This design comes from an exercise in tuning for small area, a short achievable clock period and few clock cycles on the open sky130 flow, not from production work. Function was checked by simulation only, so behaviour that the tests miss may differ from the original. Not every run is shown, and edits may drop behaviour that the tests do not exercise.

$ cat design/flow/design.v
module Adder32 (
    input wire [31:0]   A_in,
    input wire [31:0]   B_in,
    output wire [31:0]   C_out
);
    assign C_out = A_in + B_in;
endmodule
module MUX2x1 
    #(parameter WIDTH = 32)
(
    input wire [WIDTH-1:0] In1,
    input wire [WIDTH-1:0] In2,
    output wire [WIDTH-1:0] MUX_out,
    input wire Select
);
reg [WIDTH-1:0] MUX_reg;
assign MUX_out = MUX_reg;
    always @(*) begin
        if (Select)
            MUX_reg = In2;
        else
            MUX_reg = In1;
    end
endmodule
module shift_left_twice 
#(parameter WIDTH = 4 )
( input wire [WIDTH-1:0]in,
  output wire [WIDTH-1:0]out
);
assign out = in << 2 ;
endmodule
module sign_extend 
( input wire [15:0]Inst,
  output reg  [31:0]Signlmm
);
wire [15:0] ones = 16'b 1111_1111_1111_1111 ;
wire [15:0] zeros = 16'b 0000_0000_0000_0000 ;
always @(*) begin
    if(Inst[15]==1)
        begin
        Signlmm = { ones , Inst[15:0]};
        end
        else
        begin
        Signlmm = {zeros , Inst[15:0]};
        end 
end
endmodule 
module P_Count (
    input wire [31:0]   PC_bar,
    input wire clk,
    input wire rst,
    output wire [31:0]   PC
);
    reg [31:0] PC_internal;
    assign PC = PC_internal;
    always @(posedge clk or negedge rst) begin
        if(~rst) begin
            PC_internal <= 32'b0;
        end
        else begin
            PC_internal <= PC_bar;
        end
    end
endmodule
module register_file 
#(parameter  WIDTH =32,
  parameter  DEPTH = 32 
)
(
    input wire [$clog2(WIDTH)-1:0] A1,A2,A3,
    input wire [WIDTH-1:0] WD3,
    input wire WE3,
    input wire clk,
    output wire [WIDTH-1:0]RD1,
    output wire [WIDTH-1:0]RD2,
    input wire rst
);   
 integer  i;
 reg[WIDTH-1:0]register_Bank[DEPTH-1:0];
       assign RD1 = register_Bank[A1];
       assign RD2 = register_Bank[A2];
    always @(posedge clk, negedge rst) begin
      if(rst == 0)
      begin 
            for(i=0;i<32;i=i+1)
            begin
            register_Bank[i] <= 0 ; 
             end 
      end 
      else if(WE3 == 1)
      begin
        register_Bank[A3] <= WD3;
      end 
    end
endmodule
module ALU 
(
input wire [2:0]ALU_Control,
input wire [31:0] SrcA,
input wire [31:0] SrcB,
output wire [31:0] ALUResult,
output wire zero 
);
reg [31:0] Res ;
reg zero_temp ;
always @(*) begin
case(ALU_Control)
3'b000:
    begin
        Res = SrcA & SrcB ;
        zero_temp = ~|Res;
    end 
3'b001:
    begin 
        Res = SrcA | SrcB ;
        zero_temp = ~|Res;
    end 
3'b010:
    begin 
        Res = SrcA + SrcB ; 
        zero_temp = ~|Res;
    end 
3'b100:
    begin 
        Res = SrcA - SrcB ;
        zero_temp = ~|Res;
    end 
3'b101:
    begin 
        Res = SrcA * SrcB;
        zero_temp = ~|Res;
    end
3'b110:
    begin 
        Res = (SrcA < SrcB ? 1 : 0);  
        zero_temp = ~|Res;
    end 
default:
     begin 
        Res = 0;
        zero_temp = 1; 
    end 
endcase
end 
    assign ALUResult = Res;
    assign zero = zero_temp;
endmodule
module control_unit
#( parameter WIDTH = 32, 
   loadWord = 6'b10_0011,
   storeWord = 6'b10_1011,
   rType = 6'b00_0000,
   addImmediate = 6'b00_1000,
   branchIfEqual = 6'b00_0100,
   jump_inst = 6'b00_0010
)
( input wire [WIDTH-1:0]Instr,
  output wire MemtoReg,
  output wire Branch,
  output wire ALUSrc,
  output wire RegDst,
  output wire RegWrite,
  output wire Jump,
  output wire [2:0]ALUControl,
  output wire MemWrite
);
       wire [5:0]Opcode;
       wire [5:0]Funct;
assign Opcode = Instr[31:26];
assign Funct =  Instr[5:0];
   reg MemtoReg_temp;
   reg Branch_temp; 
   reg ALUSrc_temp;
   reg RegDst_temp;
   reg RegWrite_temp;
   reg Jump_temp; 
   reg [1:0]ALUOp_temp;
   reg [2:0]ALUControl_temp;
   reg MemWrite_temp;
always @(*) begin
case(Opcode)
loadWord:
        begin 
        Jump_temp = 0 ;
        ALUOp_temp = 2'b00;
        MemWrite_temp = 1'b0;
        RegWrite_temp = 1'b1;
        RegDst_temp  = 1'b0;
        ALUSrc_temp = 1'b1;
        MemtoReg_temp = 1'b1;
        Branch_temp = 1'b0;
        end 
storeWord:
        begin 
        Jump_temp = 0 ;
        ALUOp_temp = 2'b00;
        MemWrite_temp = 1'b1;
        RegWrite_temp = 1'b0;
        RegDst_temp  = 1'b0;
        ALUSrc_temp = 1'b1;
        MemtoReg_temp = 1'b1;
        Branch_temp = 1'b0;
        end 
rType: 
       begin 
        Jump_temp = 0 ;
        ALUOp_temp = 2'b10;
        MemWrite_temp = 1'b0;
        RegWrite_temp = 1'b1;
        RegDst_temp  = 1'b1;
        ALUSrc_temp = 1'b0;
        MemtoReg_temp = 1'b0;
        Branch_temp = 1'b0;
       end 
addImmediate:
        begin 
        Jump_temp = 0 ;
        ALUOp_temp = 2'b00;
        MemWrite_temp = 1'b0;
        RegWrite_temp = 1'b1;
        RegDst_temp  = 1'b0;
        ALUSrc_temp = 1'b1;
        MemtoReg_temp = 1'b0;
        Branch_temp = 1'b0;
        end 
branchIfEqual:
        begin 
            Jump_temp = 0 ;
        ALUOp_temp = 2'b01;
        MemWrite_temp = 1'b0;
        RegWrite_temp = 1'b0;
        RegDst_temp  = 1'b0;
        ALUSrc_temp = 1'b0;
        MemtoReg_temp = 1'b0;
        Branch_temp = 1'b1;
        end 
jump_inst: 
        begin 
         Jump_temp = 1 ;
        ALUOp_temp = 2'b00;
        MemWrite_temp = 1'b0;
        RegWrite_temp = 1'b0;
        RegDst_temp  = 1'b0;
        ALUSrc_temp = 1'b0;
        MemtoReg_temp = 1'b0;
        Branch_temp = 1'b0;
        end 
  default:
       begin 
        Jump_temp = 0 ;
        ALUOp_temp = 2'b00;
        MemWrite_temp = 1'b0;
        RegWrite_temp = 1'b0;
        RegDst_temp  = 1'b0;
        ALUSrc_temp = 1'b0;
        MemtoReg_temp = 1'b0;
        Branch_temp = 1'b0;
       end 
endcase 
end
      wire [1:0]ALUOp;
      assign      Jump    = Jump_temp ;
      assign     ALUOp  = ALUOp_temp ;
      assign    MemWrite = MemWrite_temp;
      assign     RegWrite   = RegWrite_temp ;
      assign    RegDst   = RegDst_temp ;
      assign    ALUSrc   = ALUSrc_temp ;
      assign    MemtoReg  = MemtoReg_temp  ;
      assign    Branch  = Branch_temp ;
always @(*) begin
   case(ALUOp)
   2'b00:
    begin
     ALUControl_temp = 3'b010;
    end 
   2'b01:
   begin 
    ALUControl_temp =  3'b100;
   end 
   2'b10:
   begin
    case(Funct)
     6'b100000:  
        begin
    ALUControl_temp = 3'b010;
        end 
     6'b100010:  
        begin  
     ALUControl_temp = 3'b100;
        end 
     6'b101010:  
        begin 
        ALUControl_temp = 3'b110;
        end 
     6'b011100:  
       begin 
        ALUControl_temp = 3'b101;
       end 
     6'b100100:  
       begin
        ALUControl_temp = 3'b000;
       end
     6'b100101:  
       begin
        ALUControl_temp = 3'b001;
       end
     default:
       begin
        ALUControl_temp = 3'b010;
       end
    endcase   
   end 
   default:
   begin
    ALUControl_temp =  3'b010;
   end 
   endcase  
end
assign ALUControl = ALUControl_temp;
endmodule 
module data_path 
#(parameter WIDTH = 32)
(
input wire  clk,PCSrc,rst,
input wire  [2:0]ALUControl,
input wire  MemtoReg,ALUSrc,RegDst,RegWrite,
input wire  [WIDTH-1:0]ReadData,
input wire  [WIDTH-1:0]Instr,
input wire  Jump,
output wire zero,
output wire [WIDTH-1:0]PC,
output wire [WIDTH-1:0]ALUOut,
output wire [WIDTH-1:0]WriteData
);
wire [WIDTH-1:0]PCBranch;
wire [WIDTH-1:0]PCPlus4;
wire [25:0]shift1_input;
wire [WIDTH-1:0]SrcA;
wire [WIDTH-1:0]SrcB;
wire [WIDTH-1:0]RD2;
wire [4:0]MUX_A3;
wire [WIDTH-1:0]MUX_WD3;
wire [WIDTH-1:0]Signlmm;
wire [25:0] output_shifter;
wire [WIDTH-1:0] MUX1_OUT;
wire [WIDTH-1:0] PCJump;
wire [WIDTH-1:0] PC_temp;
wire [WIDTH-1:0]PC_OUTPUT;
wire [WIDTH-1:0] input1;
assign PC_OUTPUT = PC ; 
assign PCJump = {PC[31:28],Instr[25:0],2'b00};
assign WriteData = RD2;
register_file inst1 (
.A1(Instr[25:21]),
.A2(Instr[20:16]),
.A3(MUX_A3),
.WD3(MUX_WD3),
.WE3(RegWrite),
.RD1(SrcA),
.RD2(RD2),
.clk(clk),
.rst(rst)
);
ALU A1(
.SrcA(SrcA),
.SrcB(SrcB),
.zero(zero),
.ALU_Control(ALUControl),
.ALUResult(ALUOut)
);
sign_extend inst3(
.Inst(Instr[15:0]),
.Signlmm(Signlmm)
);
MUX2x1 M4(
.In1(RD2),
.In2(Signlmm),
.MUX_out(SrcB),
.Select(ALUSrc)
);
MUX2x1 #(.WIDTH(5)) M3(
.In1(Instr[20:16]),
.In2(Instr[15:11]),
.MUX_out(MUX_A3),
.Select(RegDst)
);
MUX2x1 M5(
.In1(ALUOut),
.In2(ReadData),
.MUX_out(MUX_WD3),
.Select(MemtoReg)
);
MUX2x1 M1(
 .In1(PCPlus4),
 .In2(PCBranch),
 .MUX_out(MUX1_OUT),
 .Select(PCSrc)
);
MUX2x1 M2(
    .In1(MUX1_OUT),
    .In2(PCJump),
    .MUX_out(PC_temp),
    .Select(Jump)
    );
P_Count p1(
.clk(clk),
.rst(rst),
.PC_bar(PC_temp),
.PC(PC)
);
shift_left_twice  #(.WIDTH(32)) shift_twice1(
.in(Signlmm),
.out(input1)
);
Adder32 Add1(
.A_in(input1),
.B_in(PCPlus4),
.C_out(PCBranch)
);
Adder32 Add2(
  .A_in(PC_OUTPUT),
  .B_in(32'b100),
  .C_out(PCPlus4) 
);
endmodule
module mips_core
( input  wire        clk,
  input  wire        rst_n,
  output wire [31:0] imem_addr,
  input  wire [31:0] imem_rdata,
  output wire [31:0] dmem_addr,
  output wire [31:0] dmem_wdata,
  output wire        dmem_we,
  input  wire [31:0] dmem_rdata
);
wire [31:0] PC, ALUOut , WriteData, ReadData, Instr ;
wire MemtoReg, ALUSrc, RegDst, RegWrite, MemWrite, Branch, Jump , PCSrc, zero ;
wire [2:0]  ALUControl;
assign PCSrc  = zero & Branch ;
assign imem_addr  = PC;
assign Instr      = imem_rdata;
assign dmem_addr  = ALUOut;
assign dmem_wdata = WriteData;
assign dmem_we    = MemWrite;
assign ReadData   = dmem_rdata;
 data_path D1 (
.clk(clk),
.rst(rst_n),
.PCSrc(PCSrc),
.ALUControl(ALUControl),
.MemtoReg(MemtoReg),
.ALUSrc(ALUSrc),
.RegDst(RegDst),
.RegWrite(RegWrite),
.ReadData(ReadData),
.Instr(Instr),
.Jump(Jump),
.zero(zero),
.PC(PC),
.ALUOut(ALUOut),
.WriteData(WriteData)
);
 control_unit C1(
.Instr(Instr),
.MemtoReg(MemtoReg),
.Branch(Branch),
.ALUSrc(ALUSrc),
.RegDst(RegDst),
.RegWrite(RegWrite),
.Jump(Jump),
.ALUControl(ALUControl),
.MemWrite(MemWrite)
);
endmodule
$ cat design/flow/run.sh
#!/bin/bash
# synth_recipe.tcl (not shown) runs the flow's synth.tcl, then flattens the netlist and writes it again
# the make line also repeats each setting of config.mk as NAME=value (left out here)
make -C /OpenROAD-flow-scripts/flow DESIGN_CONFIG=/design/flow/config.mk WORK_HOME=/design/flow/orfs CLKGATE_MAP_FILE= SYNTH_SCRIPT=/design/flow/synth_recipe.tcl finish
$ cat design/flow/config.mk
export PLATFORM = sky130hd
export DESIGN_NAME = mips_core
export DESIGN_NICKNAME = mips_core
export VERILOG_FILES = /design/flow/design.v
export SDC_FILE = /design/flow/constraint.sdc
export NUM_CORES = 4
export LEC_CHECK = 0
export CAP_MARGIN = 20
export CORE_MARGIN = 2
export CORE_UTILIZATION = 35
export PLACE_DENSITY = 0.55
export SLEW_MARGIN = 20
$ cat design/flow/constraint.sdc
create_clock -name core_clock -period 22.0 [get_ports {clk}]
set_input_delay 4.4000 -clock core_clock [delete_from_list [all_inputs] [get_ports {clk}]]
set_output_delay 4.4000 -clock core_clock [all_outputs]
set_load 0.01 [all_outputs]
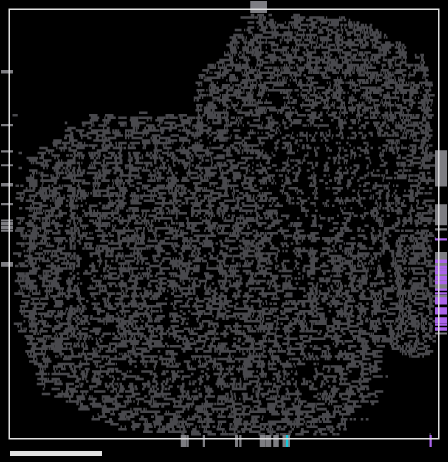
(run_1/io_placement.png)
Scale bar: 100 um. Pins as bars across the die edge, other pins in grey.
| port | colour | pins | direction | edge |
|---|---|---|---|---|
| imem_addr | purple | 32 | output | 31 east, 1 south |
| dmem_we | cyan | 1 | output | south |
Die H: 463.6 um
die width: 463.6 um

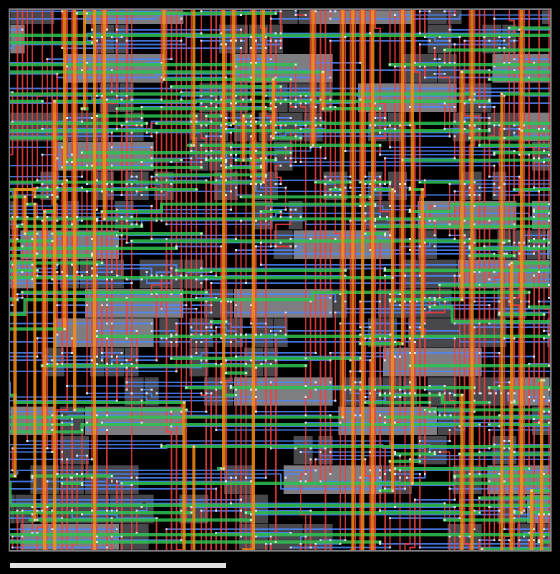
(run_1/detail.png)
Scale bar: 20 um. Window x 207 to 257, y 207 to 257 um. Cells in grey, sequential cells in the stronger grey; small squares are vias.
| layer | colour |
|---|---|
| metal 4 | orange |
| metal 3 | green |
| metal 2 | red |
| metal 1 | blue |
netlist names of flops here include: D1.inst1.register_Bank (19)
cells with their middle in the window: 140
sequential cells in the window: 19
most frequent: nand2_1 (25), o21ai_0 (24), nand3_1 (20)

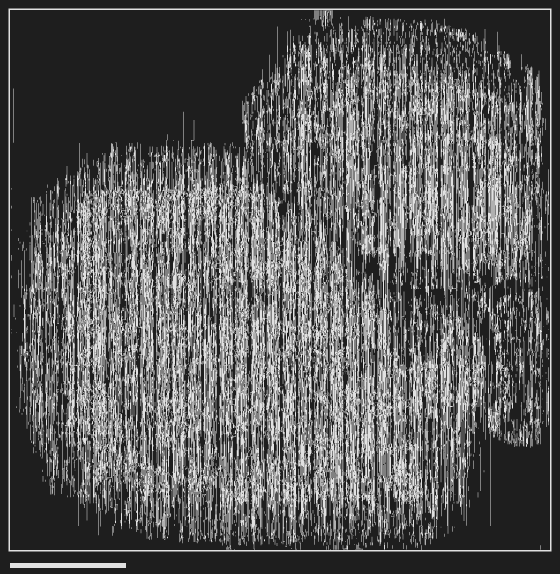
(run_1/layer_met2.png)
Scale bar: 100 um.
nets with wire on the layer: 7399
wire length on this layer: 162 mm
main direction: vertical
longest straight run: 154 um
Detailed Route WL: 415200 um
vias post-DR: 74420
global-route met2 utilization: 0.5166

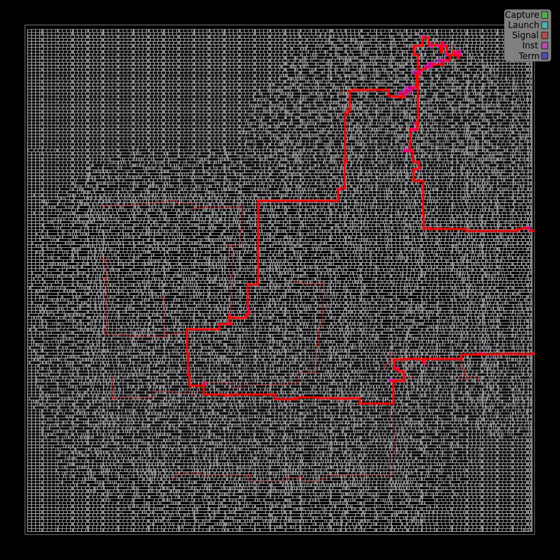
(run_1/worst_path.png)
Layout Cells excl Fill: 11600
Final Util: 0.4012
worst setup margin: 0.2659 ns
Tmin final: 21.73 ns
Total Neg Setup Slack: 0 ns

## run 1: area by class of cell
class / instances / share of cell area
tap: 2805 / 0.04170
inverter: 639 / 0.02853
clock inverter: 48 / 0.009351
multi-input combinational: 6350 / 0.5144
timing repair buffer: 533 / 0.05391
sequential: 1054 / 0.3134
clock buffer: 158 / 0.03821
antenna: 16 / 0.0004758
## run 1: cells in the final DEF, fill, tap and decap left out, types with 17 or more instances in the layout
cell / netlist / routed
a21oi_1: 228 / 221
mux2i_1: 78 / 43
o21ai_0: 1081 / 1079
clkbuf_8: 0 / 24
and2_2: 0 / 17
nand3b_1: 25 / 25
or4_1: 17 / 17
a22o_1: 64 / 64
xnor2_1: 137 / 137
a211oi_1: 30 / 30
nand2_4: 0 / 29
nand4_1: 113 / 113
clkbuf_16: 0 / 112
o21bai_1: 18 / 18
a221oi_1: 66 / 66
dfrtp_1: 1054 / 1054
clkbuf_1: 449 / 22
o21a_1: 30 / 30
and3_1: 49 / 49
fa_1: 411 / 411
a31oi_1: 28 / 27
a21o_1: 27 / 27
a22oi_1: 732 / 732
nor3_1: 76 / 75
nor2b_1: 22 / 20
nand3_1: 229 / 229
ha_1: 250 / 250
nor2_4: 0 / 45
xor2_1: 36 / 36
buf_4: 16 / 360
inv_1: 620 / 620
nor2_1: 612 / 572
mux2i_2: 1 / 28
and4_1: 18 / 18
nand2b_1: 31 / 31
clkdlybuf4s50_1: 0 / 154
nor4_1: 69 / 68
nand2_1: 1592 / 1558
or3_1: 23 / 22
## run 1: metal layers
metal | vias to the layer above | routed length, um | global-route usage
li1 | 29950 | - | -
met1 | 36700 | 159600 | 0.4914
met2 | 6044 | 162300 | 0.5166
met3 | 1698 | 57970 | 0.1450
met4 | 38 | 34930 | 0.2428
met5 | - | 261 | 0.0002228
## run 1: through the flow
stage               hold WS (ns)    util  setup WS, ns  std cells  cell area, sq um
detailed placement        0.4660  0.3816        0.8005      11380             80060
floorplan                 0.4498       -         4.042       8713             73950
global route              0.5067  0.4010        0.2055      11590             84120
finish                    0.4736  0.4012        0.2659      11600             84160
CTS                       0.4780  0.4007        0.7801      11590             84060
global placement          0.4674  0.3815        0.7561      11380             80030
## run 1: worst max path at each step
stage | cells past startpoint | endpoint | from | slack, ns
floorplan | 42 | dmem_addr[31] | imem_rdata[17] | 4.04
detailed placement | 34 | dmem_addr[31] | imem_rdata[25] | 0.80
finish | 39 | dmem_addr[31] | imem_rdata[24] | 0.27
global placement | 39 | dmem_addr[31] | imem_rdata[24] | 0.76
global route | 37 | dmem_addr[31] | imem_rdata[24] | 0.21
CTS | 34 | dmem_addr[31] | imem_rdata[25] | 0.78
## run 1: cell families (layout without fill, tap and decap cells)
group                    after synthesis  after routing  share of synthesized area
other                                  1             18                 0.00005071
flip-flops                          1054           1054                     0.3567
AO/OA/AOI/OAI                       2455           2455                     0.2102
XOR/XNOR                             179            179                    0.02232
adder cells (fa/ha/maj)              661            661                     0.1536
AND/OR/NAND/NOR                     2966           2966                     0.1745
buffers and inverters               1309           1378                    0.07071
multiplexers                          87             87                    0.01196
## run 1: worst max-delay path: cells and delay by family
kind | cells | cell delay, ns
adders and majority gates | 9 | 4.18
xor gates and xnor gates | 1 | 0.33
buffers and inverters | 9 | 2.99
and+or+nand+nor | 7 | 2.31
AOI/OAI and AO/OA | 13 | 3.06
## run 1: flip-flops by register name (all words and copies together), names as in the netlist
| name | cells |
|---|---|
| D1.inst1.register_Bank | 1024 |
| D1.p1.PC_internal | 30 |
==> results.json, run 1 <==
{
  "syn_inst": 8712,
  "antenna_left": 0,
  "synth_cell_types": 102,
  "clk_pin_slew_worst_paths_ns": 0.06,
  "rows": 168,
  "core_sq_um": 209800,
  "wl_per_cell_um": 35.78,
  "grtUsageTotal": 0.3768,
  "ys_seq_elements": 1054,
  "remaining_drc_errors": 0,
  "clk_latency_ns": 0.85,
  "rsz0062_at_grt": "no",
  "regArea_sq_um": 26380,
  "status": "no timing/DRC/antenna violations",
  "fin_crit_sh": 0.9879,
  "maxSlewHeadroom": 0.1169,
  "ys_seq_area_frac": 0.3567,
  "slew_viol_final": 0,
  "rr_worst_depth": 42,
  "cts_resized": 0,
  "syn2layout_area_growth_pct": 13.81,
  "hold_start": "D1.p1.PC_internal[31]",
  "drtPass1Iterations": 8,
  "timing.max_cap.violations": 0,
  "yosysMostFrequentCell": "nand2_1",
  "yosysWarnings": 8,
  "crit_required_ns": 17.60,
  "final_nets": 9417,
  "vias_per_cell": 6.414,
  "die_area_sq_um": 215000,
  "worstSetupPathType": "in -> out",
  "path_max_fanout": 21,
  "multi_input_area_sq_um": 43290,
  "synth_top_cell_by_area": "dfrtp_1",
  "boundaryPins": 163,
  "r2r_start": "D1.inst1.register_Bank[6][2]",
  "rrSetupSlack_ns": 9.62,
  "cts_setup_buffers": 0,
  "fillCellCount": 21220,
  "syn-cell-area_sq_um": 73940,
  "grt-ovfl-total": 0,
  "max_stage_delay_ns": 0.69,
  "cts_tree": "built",
  "grt_start_max_net_pins": 144,
  "cts_sinks": 1054,
  "portBuffers": 160,
  "async_reset_ff_frac": 1.000,
  "antenna_found_initial": 31,
  "hold_path_depth": 1,
  "gp_routability_congestion": 1.045,
  "first_global_vias": 70870,
  "cts_buffers": 112,
  "crit_path_top_delay_cell": "buf_4",
  "finClkSkew_ns": 0.1211,
  "cts-root-buf": "clkbuf_16",
  "crit_path_start_kind": "input port",
  "hpwlAfterDp_um": 284600,
  "grt_pass1_wl_um": 572900,
  "synth_edf_count": 0,
  "drive_above_1_share": 0.08927,
  "hold_viol_final": 0,
  "holdPathEnd": "D1.p1.PC_internal[31]"
}
Testbench counts for the RTL of run 1, summed over its fixed seeds: cycles 15,144.
==> run_1/congestion.png <==
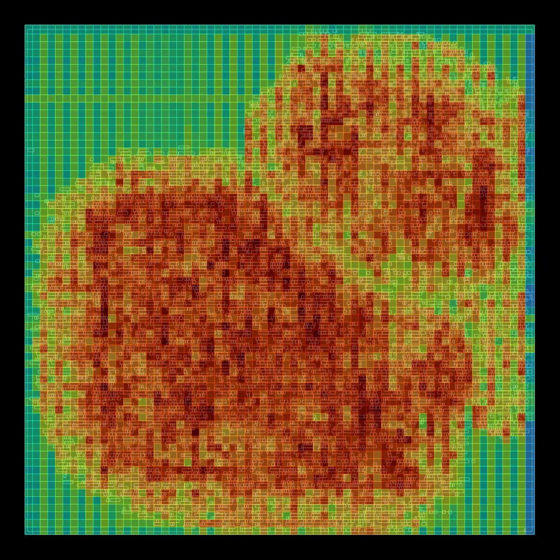

--- run 2: outline of the changes from run 1 ---
design/flow/design.v: 475 -> 1120 lines; modules unchanged: 0
  mul_csa: new, 918 lines
  register_file: edited, 31 -> 35 lines
  ks_add: new, 32 lines
  ALU: edited, 52 -> 19 lines
  mips_core: edited, 49 -> 116 lines
  removed: Adder32, MUX2x1, shift_left_twice, sign_extend, P_Count, control_unit, data_path
==> module mips_core as of run 2 <==
module mips_core
( input  wire        clk,
  input  wire        rst_n,
  output wire [31:0] imem_addr,
  input  wire [31:0] imem_rdata,
  output wire [31:0] dmem_addr,
  output wire [31:0] dmem_wdata,
  output wire        dmem_we,
  input  wire [31:0] dmem_rdata
);
reg  [31:2] pc;
reg  [31:0] ir;
reg         ir_v;
reg  [31:0] sel_a, sel_b;    
wire [31:0] f_sel_a = 32'b1 << imem_rdata[25:21];
wire [31:0] f_sel_b = 32'b1 << imem_rdata[20:16];
assign imem_addr = {pc, 2'b00};
wire f_jump = (imem_rdata[31:26] == 6'b000010);
wire [5:0] op = ir[31:26];
wire [5:0] fn = ir[5:0];
wire [4:0] rs = ir[25:21];
wire [4:0] rt = ir[20:16];
wire [4:0] rd = ir[15:11];
wire e_rtype = (op == 6'b000000);
wire e_addi  = (op == 6'b001000);
wire e_lw    = (op == 6'b100011);
wire e_sw    = (op == 6'b101011);
wire e_beq   = (op == 6'b000100);
wire e_sub = e_rtype & ((fn == 6'b100010) | (fn == 6'b101010));
wire e_mul = e_rtype & (fn == 6'b011100);
wire e_and = e_rtype & (fn == 6'b100100);
wire e_or  = e_rtype & (fn == 6'b100101);
wire e_slt = e_rtype & (fn == 6'b101010);
wire       e_wr = e_rtype | e_addi | e_lw;
wire [4:0] e_wa = e_rtype ? rd : rt;
wire use_rs = e_rtype | e_addi | e_lw | e_sw | e_beq;
wire use_rt = e_rtype | e_sw | e_beq;
reg         m_wr;       
reg         m_st;       
reg         m_ld;
reg         m_mul1;     
reg         m_mul2;     
reg  [4:0]  m_wa;
reg  [31:0] m_res;      
reg  [31:0] m_x;        
wire [31:0] rf_a, rf_b;
wire        m_late = m_ld | m_mul2;
wire        hit_a  = m_wr & (m_wa == rs);
wire        hit_b  = m_wr & (m_wa == rt);
wire        stall  = ir_v & (m_mul1 | (m_late & ((use_rs & hit_a) | (use_rt & hit_b))));
wire [31:0] a = hit_a ? m_res : rf_a;
wire [31:0] b = hit_b ? m_res : rf_b;
wire [31:0] sx = {{16{ir[15]}}, ir[15:0]};
wire [31:0] alu_b = e_rtype ? b : sx;
wire [1:0]  alu_sel = e_and ? 2'd1 : e_or ? 2'd2 : e_slt ? 2'd3 : 2'd0;
wire [31:0] alu_y;
ALU alu (.a(a), .b(alu_b), .sub(e_sub), .sel(alu_sel), .y(alu_y));
wire go       = ir_v & ~stall;
wire br_taken = go & e_beq & (a == b);
wire [31:2] br_target = pc + sx[29:0];    
wire [31:0] mul_s, mul_c;
mul_csa mulcsa (.a(m_res), .b(m_x), .s(mul_s), .c(mul_c));
wire [31:0] mul_y;
wire        mul_co;
ks_add #(32) muladd (.a(m_res), .b(m_x), .ci(1'b0), .s(mul_y), .co(mul_co));
wire [31:0] wb    = m_ld ? dmem_rdata : m_mul2 ? mul_y : m_res;
register_file rf (
    .clk(clk), .rst_n(rst_n),
    .sel1(sel_a), .sel2(sel_b), .rd1(rf_a), .rd2(rf_b),
    .we(m_wr), .wa(m_wa), .wd(wb)
);
assign dmem_addr  = m_res;
assign dmem_wdata = m_x;
assign dmem_we    = m_st;
reg  [31:2] pc_inc;
reg         pc_all1;
integer k;
always @(*) begin
    pc_all1 = 1'b1;
    for (k = 2; k < 32; k = k + 1) begin
        pc_inc[k] = pc[k] ^ pc_all1;
        pc_all1   = pc_all1 & pc[k];
    end
end
wire [31:2] pc_seq  = stall ? pc : br_taken ? br_target : pc_inc;
wire        take_j  = f_jump & ~stall & ~br_taken;
wire [31:2] pc_next = take_j ? {pc[31:28], imem_rdata[25:0]} : pc_seq;
always @(posedge clk or negedge rst_n) begin
    if (!rst_n) begin
        pc   <= 30'b0;
        ir_v <= 1'b0;
        m_wr <= 1'b0;
        m_st <= 1'b0;
        m_mul1 <= 1'b0;
        m_mul2 <= 1'b0;
    end else begin
        pc   <= pc_next;
        ir_v <= stall ? ir_v : ~br_taken;
        m_wr <= (go & e_wr & ~e_mul) | m_mul1;
        m_st <= go & e_sw;
        m_mul1 <= go & e_mul;
        m_mul2 <= m_mul1;
    end
end
always @(posedge clk) begin
    if (!stall) begin
        ir    <= imem_rdata;
        sel_a <= f_sel_a;
        sel_b <= f_sel_b;
    end
    m_ld  <= e_lw & ~m_mul1;
    if (!m_mul1) m_wa <= e_wa;
    m_res <= m_mul1 ? mul_s : e_mul ? a : alu_y;
    m_x   <= m_mul1 ? mul_c : b;
end
endmodule
==> module ks_add as of run 2 <==
module ks_add #(parameter W = 32) (
    input  wire [W-1:0] a,
    input  wire [W-1:0] b,
    input  wire         ci,
    output wire [W-1:0] s,
    output wire         co
);
    localparam L = $clog2(W + 1);
    wire [W-1:0] p0 = a ^ b;
    wire [W-1:0] g0 = (a & b) | {{(W-1){1'b0}}, p0[0] & ci};
    wire [W-1:0] g [0:L];
    wire [W-1:0] p [0:L];
    assign g[0] = g0;
    assign p[0] = p0;
    genvar l, i;
    generate
        for (l = 0; l < L; l = l + 1) begin : lv
            for (i = 0; i < W; i = i + 1) begin : bt
                if (i >= (1 << l)) begin : cmb
                    assign g[l+1][i] = g[l][i] | (p[l][i] & g[l][i - (1 << l)]);
                    assign p[l+1][i] = p[l][i] & p[l][i - (1 << l)];
                end else begin : pas
                    assign g[l+1][i] = g[l][i];
                    assign p[l+1][i] = p[l][i];
                end
            end
        end
    endgenerate
    wire [W:0] c = {g[L], ci};
    assign s  = p0 ^ c[W-1:0];
    assign co = c[W];
endmodule
==> module register_file as of run 2 <==
module register_file (
    input  wire        clk,
    input  wire        rst_n,
    input  wire [31:0] sel1,
    input  wire [31:0] sel2,
    output reg  [31:0] rd1,
    output reg  [31:0] rd2,
    input  wire        we,
    input  wire [4:0]  wa,
    input  wire [31:0] wd
);
    reg [31:0] bank [0:31];
    reg [31:0] valid;
    integer i;
    always @(posedge clk) begin
        for (i = 0; i < 32; i = i + 1)
            if (we && wa == i) bank[i] <= wd;
    end
    always @(posedge clk or negedge rst_n) begin
        if (!rst_n)
            valid <= 32'b0;
        else if (we)
            valid[wa] <= 1'b1;
    end
    wire [31:0] s1 = sel1 & valid;
    wire [31:0] s2 = sel2 & valid;
    always @(*) begin
        rd1 = 32'b0;
        rd2 = 32'b0;
        for (i = 0; i < 32; i = i + 1) begin
            rd1 = rd1 | (bank[i] & {32{s1[i]}});
            rd2 = rd2 | (bank[i] & {32{s2[i]}});
        end
    end
endmodule
==> module ALU as of run 2 <==
module ALU (
    input  wire [31:0] a,
    input  wire [31:0] b,
    input  wire        sub,       
    input  wire [1:0]  sel,       
    output reg  [31:0] y
);
    wire [31:0] s;
    wire        co;
    ks_add #(32) add (.a(a), .b(sub ? ~b : b), .ci(sub), .s(s), .co(co));
    always @(*) begin
        case (sel)
            2'd0: y = s;
            2'd1: y = a & b;
            2'd2: y = a | b;
            default: y = {31'b0, ~co};
        endcase
    end
endmodule
==> design/flow/flow/run.sh (new file) <==
#!/bin/bash
# The standard layout, with ORFS's repair_timing asked to keep a larger
# setup margin than the 22 ns clock needs, so that it works on the period the
# design achieves. The constraints and the clock period are the standard flow's own.
set -euo pipefail
bash standard.sh SETUP_SLACK_MARGIN=16.5 finish > standard_flow.log 2>&1
==> design/flow/standard.sh (new file) <==
#!/bin/bash
# synth_recipe.tcl (not shown) runs the flow's synth.tcl, then flattens the netlist and writes it again
# the make line also repeats each setting of config.mk as NAME=value (left out here)
make -C /OpenROAD-flow-scripts/flow DESIGN_CONFIG=/design/flow/config.mk WORK_HOME=/design/flow/orfs CLKGATE_MAP_FILE= SYNTH_SCRIPT=/design/flow/synth_recipe.tcl "${@:-finish}"
--- a/design/flow/config.mk
+++ b/design/flow/config.mk
@@ -6,4 +6,5 @@
 export NUM_CORES = 4
 export LEC_CHECK = 0
+export ABC_CLOCK_PERIOD_IN_PS = 2500
 export CAP_MARGIN = 20
 export CORE_MARGIN = 2
removed: design/flow/run.sh
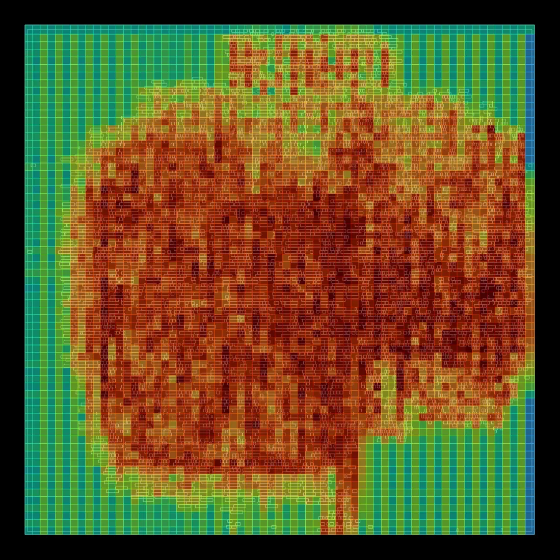
(run_2/congestion.png)
GRT busiest layer: met2
Avg WL per Cell: 41.42 um

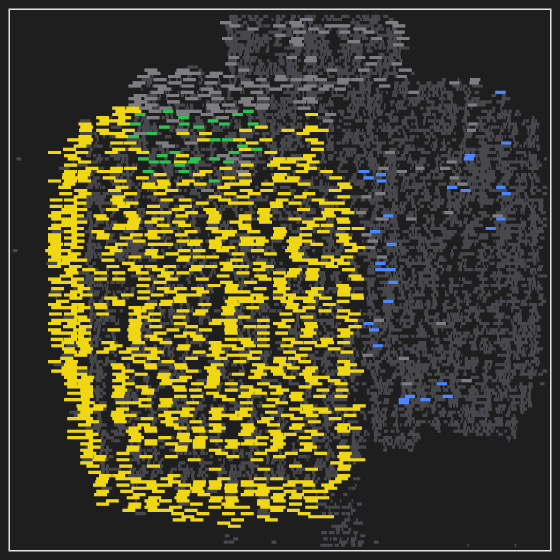
(run_2/flops_by_reg.png)
Other sequential cells in the stronger grey, the rest of the logic in the fainter grey.
| netlist name | colour | sequential cells |
|---|---|---|
| m_x | blue | 31 |
| rf.bank | yellow | 1024 |
| rf.valid | green | 32 |
not coloured: 170
sequential cell area share: 0.4145

==> run 2 against run 1 <==
Fmax grew to 3.6 times the previous value. Register-to-register slack better by 6.7 ns. Clock-buffer cell count is 1 higher. Largest cell class is now flip-flops and latches.
==> results.json, run 2 <==
{
  "finalWorstSetupSlack_ns": 16.04,
  "rrSetupSlack_ns": 16.34,
  "cts_buffers": 138,
  "status": "no timing/DRC/antenna violations",
  "rows": 168,
  "rsz0062_at_grt": "yes",
  "synth_edf_count": 1126,
  "placed_cell_area_sq_um": 79470,
  "top_register": "rf.bank",
  "ys_top_cells_by_area": "edfxtp_1, a22oi_1, fa_1, nand2_1, ha_1",
  "first_global_vias": 65040,
  "final_common_cell": "edfxtp_1",
  "finalNonFillerCells": 10070,
  "ys_seq_area_frac": 0.4970,
  "antenna_left": 0,
  "worstSetupPathType": "reg -> out",
  "gp_routability_congestion": 0.9736,
  "final_nets": 7543,
  "crit_required_ns": 17.60,
  "fin_util": 0.4255,
  "die_area_sq_um": 215100,
  "syn2layout_area_growth_pct": 20.65,
  "timing.max_cap.violations": 0,
  "grtUsageTotal": 0.3713,
  "remaining_drc_errors": 0,
  "pre_cts_slack_ns": 15.42,
  "path_max_fanout": 3,
  "hold_viol_final": 0,
  "finClkSkew_ns": 0.04489,
  "slew_viol_final": 0,
  "hold_path_depth": 1,
  "hpwlAfterDp_um": 242200,
  "whs_ns": 0.5052,
  "hold_start": "rf.valid[22]",
  "fin_crit_sh": 0.2711,
  "maxSlewHeadroom": 0.1244,
  "antenna_found_initial": 24,
  "vias_per_cell": 7.080,
  "ys_seq_elements": 1257,
  "cts_sinks": 1257,
  "grt_start_max_net_pins": 86,
  "async_reset_ff_frac": 0.05330,
  "place_inst": 9560,
  "drive_above_1_share": 0.1725,
  "yosysWarnings": 5,
  "drtPass1Iterations": 10,
  "largest_register_ffs": 1024,
  "core_sq_um": 209800,
  "layout_common_cells": "edfxtp_1, a22oi_1, nand2_1",
  "yosysMostFrequentCell": "edfxtp_1",
  "fin_setup_tns_ns": 0,
  "clk_pin_slew_worst_paths_ns": 0.07,
  "clk_latency_ns": 0.84,
  "synth_top_cell_by_area": "edfxtp_1",
  "cts_tree": "built",
  "period_minus_slack_ns": 5.965
}
Testbench counts for the RTL of run 2, summed over its fixed seeds: cycles 16,483.
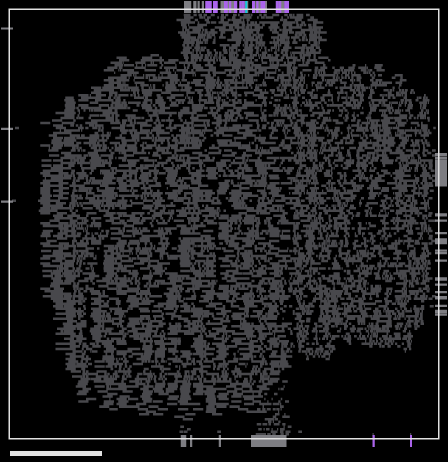
(run_2/io_placement.png)
Scale bar: 100 um. Pins as bars across the die edge, other pins in grey.
| port | colour | pins | direction | edge |
|---|---|---|---|---|
| dmem_we | cyan | 1 | output | north |
| imem_addr | purple | 32 | output | 30 north, 2 south |
Die H: 463.7 um
die width: 463.7 um
port bufs: 160

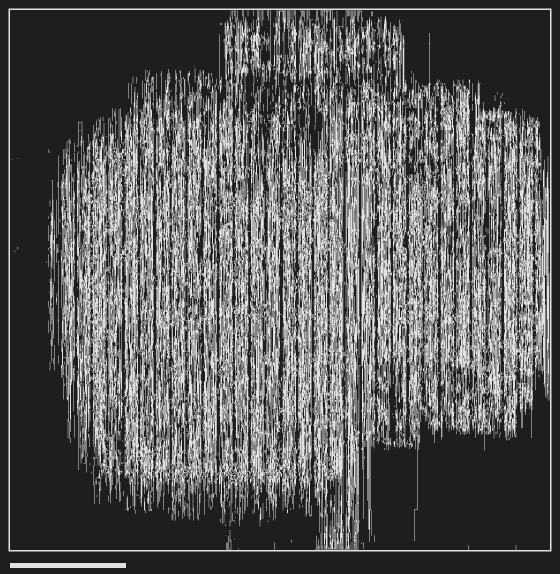
(run_2/layer_met2.png)
Scale bar: 100 um.
main direction: vertical
nets with wire on the layer: 6282
Detailed Route WL: 417100 um
global-route met2 utilization: 0.5246
vias post-DR: 71280

## run 2: cell types whose count changed after synthesis, sizes merged, moves of 153 or more
cell	delta
fa	-222
edfxtp	+1126
dfrtp	-987
nand3	-153
nor2	-160
inv	-437
a22oi	+306
o21ai	-769
nand2	-981
## run 2: routing by layer
metal | vias to the layer above | track usage | share of wire
li1 | 27150 | - | -
met4 | 26 | 0.3044 | 0.11
met5 | - | 0.005125 | 0.00083
met2 | 7346 | 0.5246 | 0.40
met3 | 2288 | 0.1620 | 0.16
met1 | 34470 | 0.4335 | 0.33
## run 2: final cells by class
type | count | area [sq um]
fillers | 19610 | 120500
flip-flops and latches | 1257 | 37000
multi-input cells | 4872 | 35790
repair buffers | 665 | 7460
clock buffers | 159 | 3573
well taps | 2805 | 3510
clock inverters | 89 | 1097
inverters | 198 | 764.5
diodes | 21 | 52.55
repair inverters | 2 | 10.01
## run 2: worst max-delay path by stage
stage                        start            end  slack (ns)  cells after the start
detailed placement  imem_rdata[29]          pc[3]       15.42                      7
global route                  flop  dmem_wdata[5]       15.99                      2
CTS                           flop  dmem_wdata[5]       16.00                      2
global placement      rf.valid[28]       m_res[0]       15.30                     26
finish                        flop  dmem_wdata[5]       16.04                      2
floorplan           imem_rdata[29]         pc[18]       16.18                      9
## run 2: cells by family after synthesis
logic type | count (synthesis) | share of synthesized area
other cells | 1 | 0.00005069
simple gates | 1716 | 0.1072
mux | 73 | 0.01055
compound gates | 2420 | 0.2264
buf+inv | 836 | 0.04325
xor+xnor | 228 | 0.02699
flops | 1257 | 0.4970
fa+ha+maj | 426 | 0.08842
## run 2: critical path, stage by stage (launching register included)
cell and delay [ns]:
edfxtp_1 0.43, buf_12 0.17, buf_8 0.13
## run 2: repair_timing
item	in CTS	in global routing
gates cloned	37	8
setup buffers	152	40
gates resized for setup	840	189
pin swaps	16	30
hold buffers	0	0
setup endpoints to repair	350	307

## static timing again, ports no longer ideal
In the flow no input, the clock included, has a driving cell. The finished layouts below were timed again as built, in two steps. Step 1 (the two cells are an assumption about what drives the block):
set clk [get_ports {clk}]
set_driving_cell -lib_cell sky130_fd_sc_hd__clkbuf_16 $clk
set_driving_cell -lib_cell sky130_fd_sc_hd__buf_2 [delete_from_list [all_inputs] $clk]
Step 2 also shifts input and output timing later by t, the mid clock arrival at the registers, as if the neighbouring blocks saw the same clock. Slacks: no drivers / after step 1 / after step 2; pairs: no drivers / after step 1.
run | t (ns) | setup slack, ns | clock arrival spread, ns | worst register clock-pin slew, ns | worst slew at a driven data input, ns
run 1 | 0.885 | 0.266 / 0.217 / 0.217 | 0.122 / 0.121 | 0.08 / 0.08 | 0.18
run 2 | 0.905 | 16.035 / 15.948 / 15.753 | 0.045 / 0.045 | 0.08 / 0.08 | 0.06
After both steps every run listed still meets setup and hold. The setup slack of run 2, which loses most, moves by -0.087 ns with the drivers and by -0.282 ns with both steps.
